Background: an optimization exercise with open tools, aiming at small area and a short achievable clock period. Do not read the settings as production practice. Only simulation tests tie the RTL to the original design; equivalence was not proved. The series may have gaps, and a smaller design here may also do less where the tests do not look.

[design/flow/design.v]
module fp32_mul (
    input  logic        clk,
    input  logic [31:0] a,
    input  logic [31:0] b,
    output logic [31:0] result
);
  logic [7:0] exp_a, exp_b;
  logic [22:0] frac_a, frac_b;
  logic [23:0] mant_a, mant_b;
  logic [47:0] mant_res;
  logic signed [9:0] exp_sum;
  logic [7:0] exp_res;
  logic [31:0] res_next;
  logic is_zero_a;
  logic is_zero_b;
  logic is_inf_a;
  logic is_inf_b;
  logic is_nan_a;
  logic is_nan_b;
  always_comb begin
    exp_a    = a[30:23];
    exp_b    = b[30:23];
    frac_a   = a[22:0];
    frac_b   = b[22:0];
    is_zero_a = (exp_a == 8'd0) && (frac_a == 23'd0);
    is_zero_b = (exp_b == 8'd0) && (frac_b == 23'd0);
    is_inf_a  = (exp_a == 8'hFF) && (frac_a == 23'd0);
    is_inf_b  = (exp_b == 8'hFF) && (frac_b == 23'd0);
    is_nan_a  = (exp_a == 8'hFF) && (frac_a != 23'd0);
    is_nan_b  = (exp_b == 8'hFF) && (frac_b != 23'd0);
  end
  always_comb begin
    mant_a   = {1'b1, frac_a};
    mant_b   = {1'b1, frac_b};
    mant_res = 48'd0;
    exp_sum  = 10'sd0;
    exp_res  = 8'd0;
    if (is_nan_a || is_nan_b) res_next = 32'h7FC00000;
    else if ((is_inf_a && is_zero_b) || (is_inf_b && is_zero_a)) res_next = 32'h7FC00000;
    else if (is_inf_a || is_inf_b) res_next = 32'h7F800000;
    else if (is_zero_a || is_zero_b) res_next = 32'h00000000;
    else begin
      mant_res = (mant_a * mant_b);
      exp_sum  = $signed({2'b00, exp_a}) + $signed({2'b00, exp_b}) - 10'sd127;
      if (mant_res[47]) begin
        mant_res = mant_res >> 1;
        exp_sum  = exp_sum + 10'sd1;
      end
      if (exp_sum >= 10'sd255) res_next = 32'h7F800000;
      else if (exp_sum <= 10'sd0) res_next = 32'h00000000;
      else begin
        exp_res  = exp_sum[7:0];
        res_next = {1'b0, exp_res, mant_res[45:23]};
      end
    end
  end
  always_ff @(posedge clk) begin
    result <= res_next;
  end
endmodule
[design/flow/run.sh]
#!/bin/bash
# synth_recipe.tcl (not shown) runs the flow's synth.tcl, then flattens the netlist and writes it again
# the make line also repeats each setting of config.mk as NAME=value (left out here)
make -C /OpenROAD-flow-scripts/flow DESIGN_CONFIG=/design/flow/config.mk WORK_HOME=/design/flow/orfs CLKGATE_MAP_FILE= SYNTH_SCRIPT=/design/flow/synth_recipe.tcl finish
[design/flow/config.mk]
export PLATFORM = sky130hd
export DESIGN_NAME = fp32_mul
export DESIGN_NICKNAME = fp32_mul
export VERILOG_FILES = /design/flow/design.v
export SDC_FILE = /design/flow/constraint.sdc
export NUM_CORES = 4
export LEC_CHECK = 0
export CAP_MARGIN = 20
export CORE_MARGIN = 2
export CORE_UTILIZATION = 40
export SLEW_MARGIN = 20
[design/flow/constraint.sdc]
create_clock -name core_clock -period 9.5 [get_ports {clk}]
set_input_delay 1.9000 -clock core_clock [delete_from_list [all_inputs] [get_ports {clk}]]
set_output_delay 1.9000 -clock core_clock [all_outputs]
set_load 0.01 [all_outputs]
==> impl_metrics.env, run 1 <==
export IMPL_nonClkBufAreaFrac=0.164
export IMPL_overflow=0
export IMPL_crit_top_cell="fa_1"
export IMPL_largest_register="result"
export IMPL_yosys_area_top_type="fa_1"
export IMPL_ys_async_sr_fraction=0
export IMPL_synth_compound_area_frac=0.0603
export IMPL_area_growth_pct=25.7
export IMPL_yosysTopAreaCellShare=0.474
export IMPL_dp_hpwl_mm=50.7
export IMPL_grt_antenna_before_repair=1
export IMPL_drive_gt1_frac=0.153
export IMPL_min_delay_path_depth=9
export IMPL_clockBufferCount=5
export IMPL_drc=0
export IMPL_grt_pass1_vias=19100
export IMPL_dieArea_um2=52700
export IMPL_synthDistinctLibCells=74
export IMPL_cp_depth=28
export IMPL_drtPass1Iterations=5
export IMPL_setup_worst_path_end="result[7]"
export IMPL_critPathArrivalTime_ns=9.47
export IMPL_netlist_area_um2=20400
export IMPL_cap_violations=0
export IMPL_via_count=17000
export IMPL_wl_mm=64.8
export IMPL_seqCellArea_um2=621
export IMPL_largest_cell_class="multi-input combinational cells"
export IMPL_synth_top_family_by_area="adder cells"
export IMPL_antenna_cells=0
export IMPL_crit_slowest_cell="fa_1"
export IMPL_fmax_mhz=108
export IMPL_maxSlewHeadroom=0.432
export IMPL_synth_common_cells="576 x inv_1, 482 x fa_1, 355 x nand2_1, 214 x and2_1, 185 x ha_1"
export IMPL_grt_use_total=0.244
export IMPL_grt_pass1_wl_mm=101
export IMPL_crit_required_ns=9.67
export IMPL_clkTransAtPathRegs_ns=0.05
export IMPL_start_util=0.406
export IMPL_synthAdderAreaFrac=0.587
export IMPL_synthMuxAreaShare=0.00154
export IMPL_holdWs_ns=2.60
export IMPL_synth_seq_cells=31
export IMPL_seq_share=0.0242
export IMPL_cts_resized=4
export IMPL_multi_input_area_um2=17600
export IMPL_n_tap_cell=672
export IMPL_final_core_util=0.510
export IMPL_fin_crit_sh=0.979
export IMPL_cp_top_family="adder cells"
export IMPL_startpoint_type="primary input"
export IMPL_fin_crit_ns=9.30
export IMPL_path_buf_inv=9
export IMPL_multi_input_cells=1636
export IMPL_viasPerCell=5.12
export IMPL_holdBufCountCts=0
export IMPL_crit_start="a[5]"
export IMPL_cts_path_max_buffers=2
export IMPL_final_nets=3377
export IMPL_yosysWarningCount=1
export IMPL_ios=97
export IMPL_setup_viol=0
export IMPL_hold_path_class="primary input to flop"
export IMPL_worstMarginPinSlew_ns=0.851
export IMPL_yosys_area_share_simple=0.177
export IMPL_path_class="primary input to flop"
export IMPL_fillers=4599
export IMPL_cpPeakStageDelay_ns=0.60
export IMPL_grt_max_degree=26
export IMPL_clock_area_frac=0.00567
export IMPL_whs_endpoint="result[22]"
export IMPL_hold_viol_final=0
export IMPL_synth_edf_count=0
export IMPL_core_area_um2=50200
export IMPL_yosysSeqAreaShare=0.0305
export IMPL_multi_input_area_share=0.688
export IMPL_post_cts_setup_buffers=0
export IMPL_io_buffers=93
export IMPL_critPathMaxFanout=15
export IMPL_synth_avg_cell_area_um2=8.66
export IMPL_largest_reg_flops=31
export IMPL_drv_slew=0
export IMPL_signal_buffers=392
export IMPL_drtAntennaViolNets=0
export IMPL_drt_initial_drc_count=1096
export IMPL_yosysMostFrequentCell="inv_1"
export IMPL_cts_tree="built"
export IMPL_synth_nets=3083
export IMPL_nNonClkInverters=579
export IMPL_die_h_um=230
export IMPL_cp_end_kind="flop"
export IMPL_synth_xor_area_frac=0.0155
export IMPL_routabilityCongestion=0.917
export IMPL_reg_top3="result: 31 flops"
export IMPL_synth_main_ff_cell="dfxtp_1"
export IMPL_holdCritStartpoint="b[12]"
export IMPL_status="complete, no violations"
export IMPL_syn_inst=2351
export IMPL_die_w_um=230
export IMPL_synth_area_top_cells="fa_1 47%, ha_1 11%, inv_1 11%"
export IMPL_core_rowCount=82
==> run 1: cells in the final DEF (no fill, tap or decap), types with 19 or more instances in the layout <==
cell type	synthesis	layout
inv_1	576	566
buf_4	4	216
xnor2_1	22	21
ha_1	185	171
a21oi_1	54	47
buf_12	0	60
dfxtp_1	31	31
nor2_1	81	77
and2_1	214	214
fa_2	0	19
a21o_1	21	21
fa_1	482	463
dlymetal6s2s_1	0	21
clkdlybuf4s50_1	0	72
nand2_1	355	352
==> run 1: metal layers <==
layer | routed length, um | track usage
met1 | 25100 | 0.296
met2 | 33000 | 0.447
met3 | 3740 | 0.0242
met4 | 2880 | 0.0891
met5 | 13 | 0
==> run 1: metrics by stage <==
step / area, um^2 / instances / setup slack [ns] / setup TNS, ns
final: 25600 / 3318 / 0.199 / 0
after global routing: 25600 / 3318 / -0.0296 / -0.165
after CTS: 24400 / 3258 / 0.0112 / 0
after detailed placement: 24200 / 3250 / -0.491 / -7.96
after global placement: 24200 / 3250 / -0.306 / -6.38
after floorplan: 20400 / 2351 / 0.731 / 0
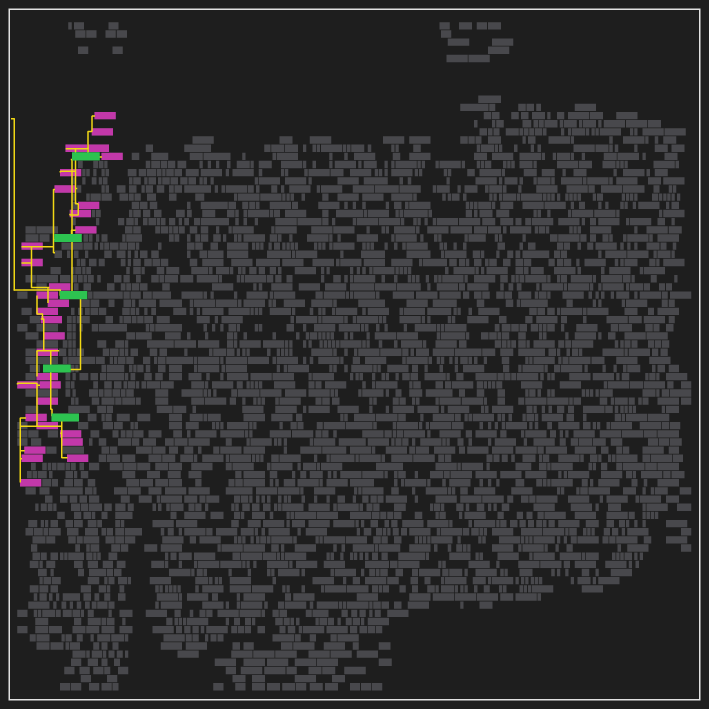
Run 1: clock wires, drivers and flops
Drawn at 3 px/um.
[yellow] clock wires | length: 440 um
[green] clock-net drivers | count: 5
[magenta] flip-flops | count: 31
routed clock nets: 6

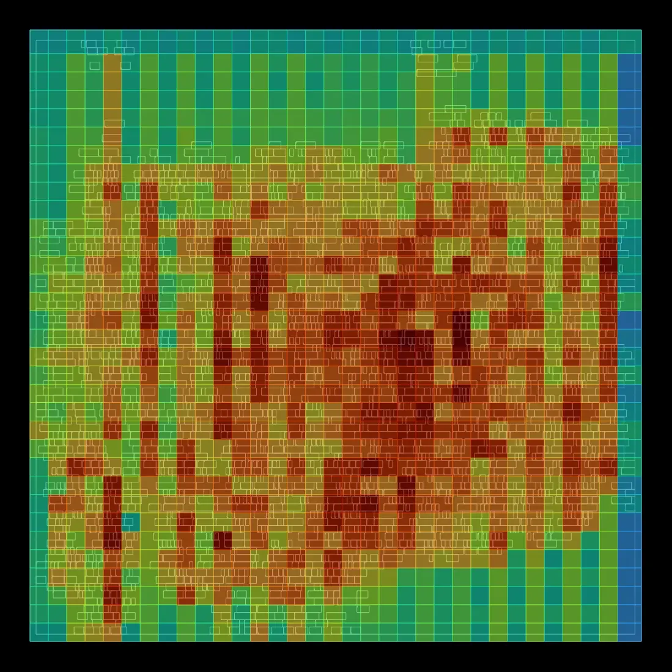
Run 1: congestion heat map
global-route track usage on met2: 0.447
post-DR wirelength/cell: 19.5 um
busiest grt layer: met2

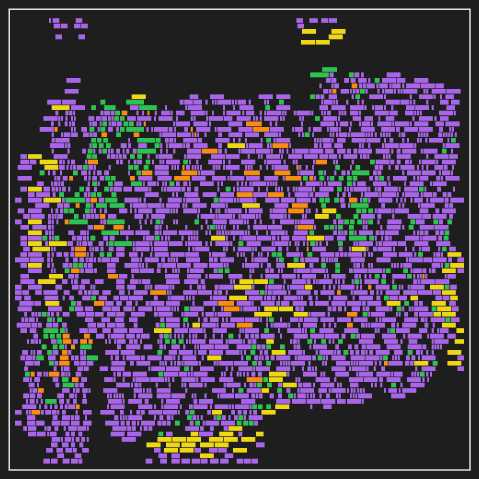
Run 1: cell sizes after repair
Drawn at 2 px/um.
| color | size | cells | share |
|---|---|---|---|
| yellow | x6 and larger | 87 | 3.3% |
| orange | x2 | 71 | 2.7% |
| green | x3 and x4 | 248 | 9.4% |
| purple | x1 and smaller | 2240 | 85% |

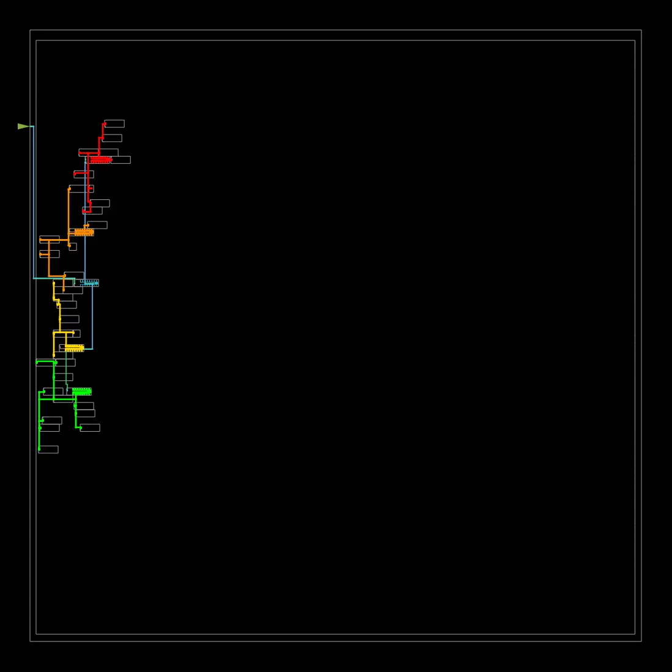
Run 1: clock tree branches
sequential cell count: 31
H-tree depth: 2
root buf cell: clkbuf_16
CTS sink count: 31
CTS buffer count: 5

Run 1, signal wires on met1:
Drawn at 2 px/um.
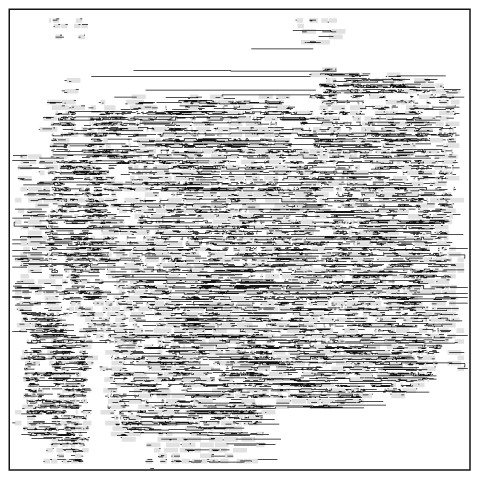

## Run 2: large edit since run 1, in outline
design/flow/design.v: 60 -> 1272 lines; modules unchanged: 0
  fp32_mul: edited, 60 -> 1272 lines
--- a/design/flow/config.mk
+++ b/design/flow/config.mk
@@ -6,4 +6,5 @@
 export NUM_CORES = 4
 export LEC_CHECK = 0
+export ABC_AREA = 1
 export CAP_MARGIN = 20
 export CORE_MARGIN = 2
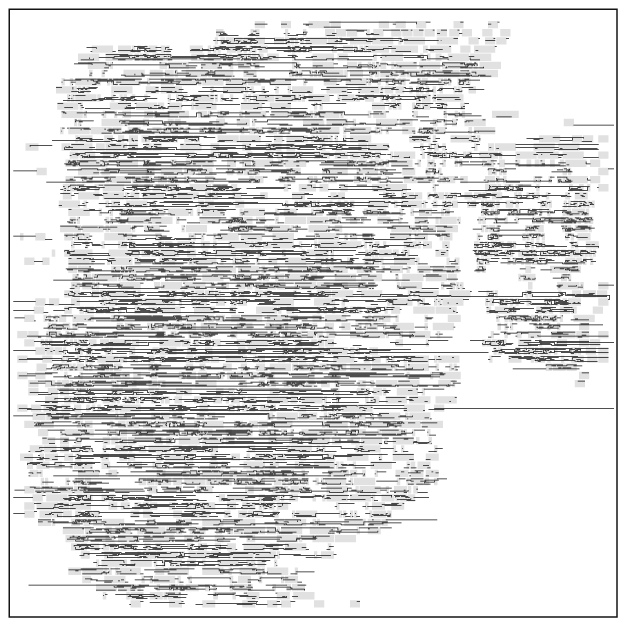
Run 2: signal wires on met1
Drawn at 3 px/um.
share of all routed wire: 42%
longest straight run: 59.8 um
main direction: horizontal
Vias: 14300
met1 GRT Util: 0.345
Routed WL: 51.0 mm

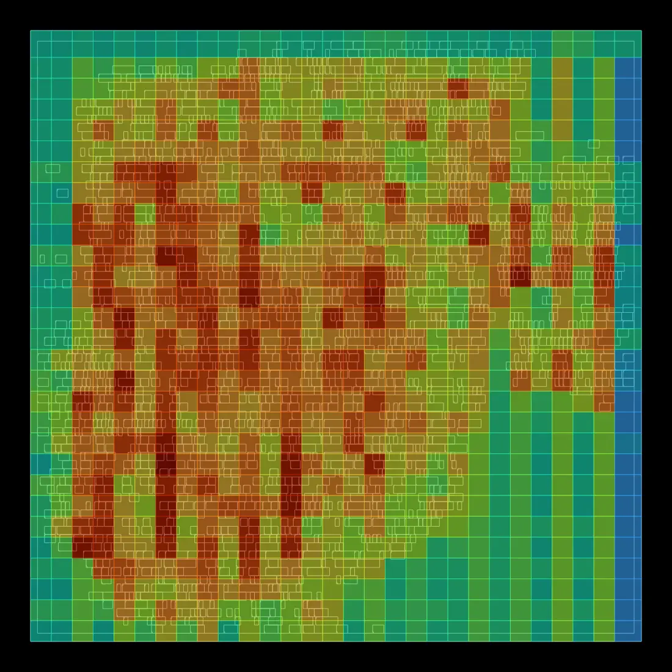
Run 2: congestion heat map
met3 usage: 0.0334
global-route track usage on met2: 0.411
global router's overall resource usage: 0.252
post-DR wirelength/cell: 19.6 um

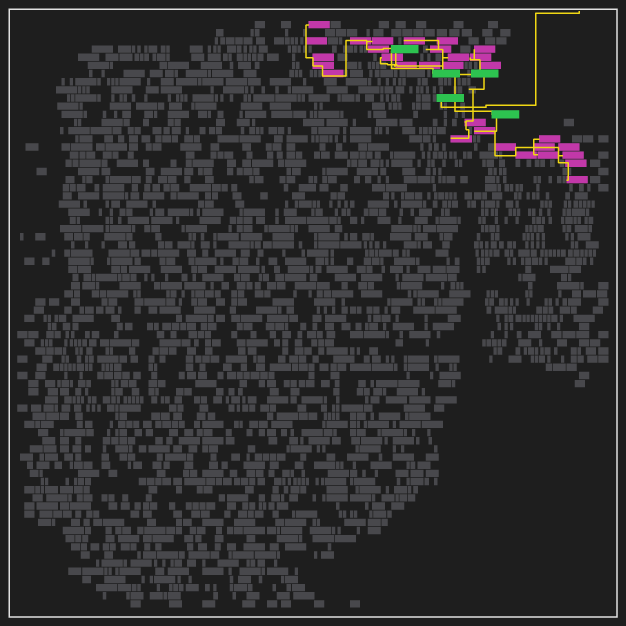
Run 2: clock wires, drivers and flops
Drawn at 3 px/um.
[magenta] flip-flops | count: 31
[yellow] clock wires | length: 406 um
[green] clock-net drivers | count: 5
routed clock nets: 6

==> impl_metrics.env, run 2 <==
export IMPL_fin_cells=2601
export IMPL_crit_slowest_cell="clkdlybuf4s50_1"
export IMPL_io_buffers=93
export IMPL_path_class="primary input to flop"
export IMPL_synth_xor_area_frac=0.157
export IMPL_synth_main_ff_cell="dfxtp_1"
export IMPL_most_common_layout_cells="398 x inv_1, 273 x xor2_1, 262 x o22ai_1"
export IMPL_crit_required_ns=9.70
export IMPL_netlist_area_um2=15700
export IMPL_cts_made_buffers=5
export IMPL_drtPass1Iterations=6
export IMPL_die_w_um=202
export IMPL_startpoint_type="primary input"
export IMPL_setup_viol=0
export IMPL_overflow=0
export IMPL_yosysSeqAreaShare=0.0396
export IMPL_cts_path_max_buffers=2
export IMPL_dp_cells=2591
export IMPL_status="complete, no violations"
export IMPL_synth_area_top_cells="fa_1 33%, xor2_1 15%, o22ai_1 10%"
export IMPL_fin_crit_sh=0.946
export IMPL_drive_gt1_frac=0.0864
export IMPL_post_cts_setup_buffers=0
export IMPL_crit_top_cell="fa_1"
export IMPL_synth_common_cells="399 x inv_1, 273 x xor2_1, 263 x o22ai_1, 256 x fa_1, 227 x nand2_1"
export IMPL_hold_viol_final=0
export IMPL_dpl_cell_area_um2=17600
export IMPL_critPathArrivalTime_ns=9.18
export IMPL_setup_worst_path_end="result[2]"
export IMPL_routabilityCongestion=0.943
export IMPL_synth_nets=2427
export IMPL_synth_top_family_by_area="adder cells"
export IMPL_drv_slew=0
export IMPL_dieArea_um2=40800
export IMPL_yosysMostFrequentCell="inv_1"
export IMPL_tns_ns=0
export IMPL_drt_initial_drc_count=1300
export IMPL_start_util=0.406
export IMPL_final_nets=2510
export IMPL_holdWs_ns=2.63
export IMPL_syn_inst=1999
export IMPL_grt_max_degree=26
export IMPL_cts_tree="built"
export IMPL_cts_root_buf="clkbuf_16"
export IMPL_synthMuxAreaShare=0.000638
export IMPL_yosys_area_share_simple=0.113
export IMPL_htreeDepth=2
export IMPL_final_core_util=0.461
export IMPL_fin_area_um2=17800
export IMPL_multi_input_area_um2=13000
export IMPL_area_growth_pct=13.5
export IMPL_cts_sinks=31
export IMPL_seqCellArea_um2=621
export IMPL_grt_antenna_before_repair=0
export IMPL_grt_pass1_wl_mm=81.5
export IMPL_cap_violations=0
export IMPL_synthAdderAreaFrac=0.412
export IMPL_drc=0
export IMPL_fillers=3874
export IMPL_yosys_area_top_type="fa_1"
export IMPL_grt_pass1_vias=14900
export IMPL_holdBufCountCts=0
export IMPL_fmax_mhz=111
export IMPL_synth_compound_area_frac=0.142
export IMPL_holdCritStartpoint="a[27]"
export IMPL_final_common_cell="inv_1"
export IMPL_reg_top3="result: 31 flops"
export IMPL_yosysWarningCount=1
export IMPL_die_h_um=202
export IMPL_cpPeakStageDelay_ns=0.56
export IMPL_critPathMaxFanout=11
export IMPL_ys_async_sr_fraction=0
export IMPL_yosysTopAreaCellShare=0.327
export IMPL_crit_start="b[5]"
export IMPL_worstMarginPinSlew_ns=0.873
export IMPL_synth_seq_cells=31
export IMPL_synth_edf_count=0
export IMPL_drtAntennaViolNets=0
export IMPL_cts_resized=0
export IMPL_synthDistinctLibCells=46
export IMPL_largest_register="result"
export IMPL_min_delay_path_depth=6
export IMPL_fin_crit_ns=8.99
export IMPL_hold_path_class="primary input to flop"
export IMPL_post_place_ws_ns=-0.0219
export IMPL_maxSlewHeadroom=0.412
export IMPL_ios=97
export IMPL_antenna_cells=0
export IMPL_cp_end_kind="flop"
export IMPL_viasPerCell=5.49
export IMPL_setup_slack_ns=0.512
export IMPL_core_area_um2=38600
export IMPL_whs_endpoint="result[22]"
export IMPL_clkTransAtPathRegs_ns=0.05
export IMPL_rsz0062_at_grt="false"
export IMPL_core_rowCount=72
export IMPL_synth_avg_cell_area_um2=7.85
export IMPL_largest_reg_flops=31
export IMPL_dp_hpwl_mm=40.8
==> run 2: changes by cell type in the layout (fill, tap and decap cells not counted), sizes merged, moves of 18 or more <==
cell,previous run,this run
nand2,355,241
xor2,14,273
fa,482,256
inv,574,416
o21ai,30,51
o22ai,2,263
ha,185,107
nand3,13,42
buf,288,115
a21o,21,3
and2,214,0
==> run 2: metal layers <==
metal	wire (um)	global-route usage	vias up
met5	0	0	-
met4	1930	0.0859	0
met3	4370	0.0334	111
met2	23100	0.411	762
met1	21600	0.345	6917
li1	-	-	6484
==> run 2: final cells by class <==
class	instances	area share
timing repair buffer	208	0.103
clock buffer	6	0.00724
inverter	425	0.0896
multi-input combinational	1411	0.728
tap	518	0.0364
sequential	31	0.0349
clock inverter	2	0.000703
==> run 2: critical path, delay by kind of cell <==
| kind | cells | cell delay (ns) |
|---|---|---|
| adder cells (fa/ha/maj) | 8 | 3.23 |
| AND/OR/NAND/NOR | 16 | 1.67 |
| AO/OA/AOI/OAI | 7 | 1.33 |
| buffers and inverters | 5 | 0.84 |
| XOR/XNOR | 1 | 0.21 |
Run 2, met2 routing:
Drawn at 2 px/um.
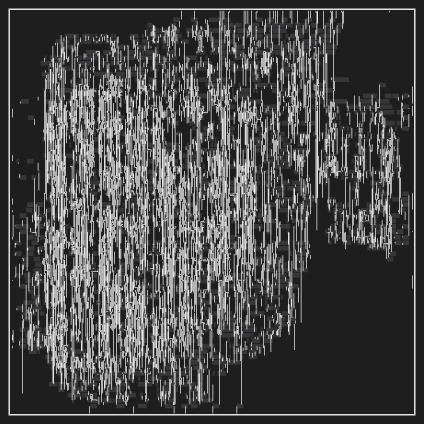

==> run 3, diff against run 2 <==
--- a/design/flow/config.mk
+++ b/design/flow/config.mk
@@ -8,5 +8,6 @@
 export ABC_AREA = 1
 export CAP_MARGIN = 20
 export CORE_MARGIN = 2
-export CORE_UTILIZATION = 40
+export CORE_UTILIZATION = 60
+export GPL_TIMING_DRIVEN = 0
 export SLEW_MARGIN = 20
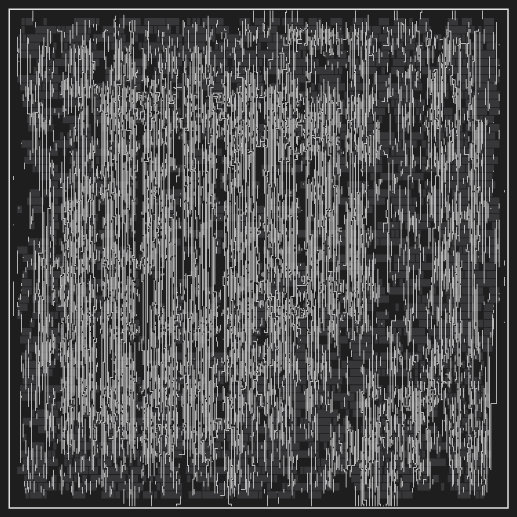
Run 3: met2 routing
Drawn at 3 px/um.
longest straight run: 87.0 um
main direction: vertical
share of all routed wire: 41%

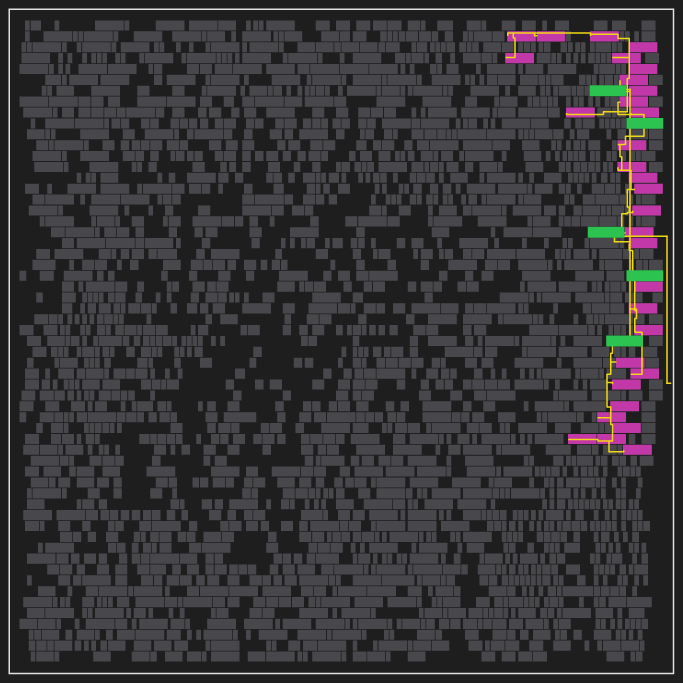
Run 3: clock wires, drivers and flops
Drawn at 4 px/um.
[yellow] clock wires | length: 407 um
[green] clock-net drivers | count: 5
[magenta] flip-flops | count: 31
routed clock nets: 6

==> impl_metrics.env, run 3 <==
export IMPL_clockBufferCount=7
export IMPL_netlist_area_um2=15700
export IMPL_worstMarginPinSlew_ns=1.13
export IMPL_ios=97
export IMPL_status="complete, no violations"
export IMPL_grt_use_total=0.440
export IMPL_area_growth_pct=11.9
export IMPL_htreeDepth=2
export IMPL_crit_slowest_cell="fa_1"
export IMPL_largest_reg_flops=31
export IMPL_final_common_cell="inv_1"
export IMPL_syn_inst=1999
export IMPL_n_tap_cell=335
export IMPL_signal_buffers=231
export IMPL_setup_slack_ns=0.187
export IMPL_cts_path_max_buffers=2
export IMPL_startpoint_type="primary input"
export IMPL_fin_crit_sh=0.980
export IMPL_tns_ns=0
export IMPL_fin_cells=2440
export IMPL_cp_end_kind="flop"
export IMPL_core_area_um2=25800
export IMPL_grt_antenna_before_repair=0
export IMPL_yosysWarningCount=1
export IMPL_synth_main_ff_cell="dfxtp_1"
export IMPL_cts_root_buf="clkbuf_16"
export IMPL_dpl_cell_area_um2=17000
export IMPL_cap_violations=0
export IMPL_fin_crit_ns=9.31
export IMPL_synth_edf_count=0
export IMPL_fin_area_um2=17600
export IMPL_synth_avg_cell_area_um2=7.85
export IMPL_overflow=0
export IMPL_drtAntennaViolNets=0
export IMPL_hold_path_class="primary input to flop"
export IMPL_critPathArrivalTime_ns=9.45
export IMPL_wl_per_cell_um=25.0
export IMPL_drc=0
export IMPL_yosysSeqAreaShare=0.0396
export IMPL_clkTransAtPathRegs_ns=0.05
export IMPL_synth_area_top_cells="fa_1 33%, xor2_1 15%, o22ai_1 10%"
export IMPL_holdWs_ns=2.54
export IMPL_post_place_ws_ns=-1.38
export IMPL_multi_input_cells=1410
export IMPL_cts_sinks=31
export IMPL_setup_viol=0
export IMPL_seq_share=0.0354
export IMPL_routabilityCongestion=1.12
export IMPL_start_util=0.607
export IMPL_grt_pass1_vias=16100
export IMPL_drv_slew=0
export IMPL_antenna_cells=0
export IMPL_seqCellArea_um2=621
export IMPL_final_nets=2532
export IMPL_critPathMaxFanout=10
export IMPL_dieArea_um2=27500
export IMPL_crit_top_cell="nand2_2"
export IMPL_path_class="primary input to flop"
export IMPL_cts_tree="built"
export IMPL_clock_area_frac=0.00912
export IMPL_nonClkBufAreaFrac=0.0957
export IMPL_reg_top3="result: 31 flops"
export IMPL_grt_max_degree=12
export IMPL_multi_input_area_um2=13100
export IMPL_yosysMostFrequentCell="inv_1"
export IMPL_dp_cells=2425
export IMPL_dp_hpwl_mm=48.3
export IMPL_via_count=15500
export IMPL_most_common_layout_cells="397 x inv_1, 271 x xor2_1, 256 x o22ai_1"
export IMPL_drt_initial_drc_count=2534
export IMPL_crit_required_ns=9.63
export IMPL_synth_nets=2427
export IMPL_multi_input_area_share=0.745
export IMPL_maxSlewHeadroom=0.245
export IMPL_final_core_util=0.679
export IMPL_nNonClkInverters=425
export IMPL_viasPerCell=6.36
export IMPL_hold_viol_final=0
export IMPL_ys_async_sr_fraction=0
export IMPL_largest_register="result"
export IMPL_drtPass1Iterations=9
export IMPL_fillers=2210
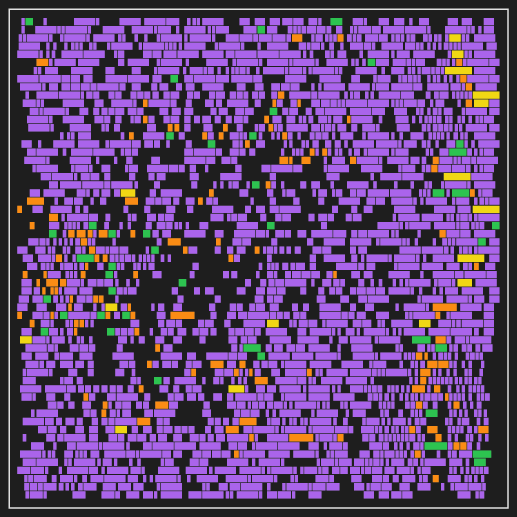
Run 3: cell sizes after repair
Drawn at 3 px/um.
| color | size | cells | share |
|---|---|---|---|
| yellow | x6 and larger | 16 | 0.76% |
| orange | x2 | 127 | 6.0% |
| purple | x1 and smaller | 1920 | 91% |
| green | x3 and x4 | 42 | 2.0% |

[run 3: cell counts after synthesis]
Identical to the previous run, type by type.
[run 3: routing by layer]
metal | part of all wire | vias to the layer above | track usage
li1 | - | 6550 | -
met1 | 0.36 | 7249 | 0.552
met2 | 0.41 | 1311 | 0.663
met3 | 0.14 | 398 | 0.146
met4 | 0.080 | 2 | 0.257
met5 | 0.00072 | - | 0.0139
[run 3: final timing paths]
kind / startpoint / cells after the start / end
min: b[0] / 6 / result[22]
max: b[17] / 36 / result[28]
[run 3: critical path, delay by kind of cell]
| kind | cells | cell delay, ns |
|---|---|---|
| AO/OA/AOI/OAI | 8 | 1.33 |
| XOR/XNOR | 1 | 0.19 |
| adder cells (fa/ha/maj) | 7 | 3.08 |
| buffers and inverters | 7 | 1.47 |
| AND/OR/NAND/NOR | 13 | 1.42 |
[run 3: logic make-up after synthesis]
group                    count (synthesis)  synth area share
buffers and inverters                  558             0.136
AND/OR/NAND/NOR                        395             0.113
AO/OA/AOI/OAI                          369             0.142
adder cells (fa/ha/maj)                363             0.412
XOR/XNOR                               281             0.157
flip-flops                              31            0.0396
other                                    1          0.000239
multiplexers                             1          0.000638

[static timing again, ports no longer ideal]
The results above use ideal ports. As a check the final layouts listed here were re-extracted and re-timed, cells and wires unchanged.
Step 1 sets driving cells, clkbuf_16 on the clock port and buf_2 on the other inputs (assumed; they add their load-dependent delay and slew).
Step 2 adds t to the input delays and takes it off the output delays; t is the mean of the earliest and latest rising clock arrival at the registers after step 1. Input paths then give back, and output paths get back, about the clock's delay inside the block.
a / b / c = ideal / step 1 / step 2; a / b = the first two.
| run | t (ns) | slack for setup (ns) | worst register clock-pin slew, ns | cell pins on the clock port's net |
|---|---|---|---|---|
| run 1 | 0.308 | 0.199 / 0.199 / -0.109 | 0.05 / 0.05 | 1 |
| run 2 | 0.301 | 0.512 / 0.519 / 0.218 | 0.05 / 0.05 | 1 |
| run 3 | 0.307 | 0.187 / 0.197 / -0.110 | 0.05 / 0.05 | 1 |
Met with ideal ports but missed after step 2: setup timing in run 1 and run 3. For run 1, which loses most, drivers alone change the setup slack by 0.000 ns; drivers and shift together by -0.308 ns.
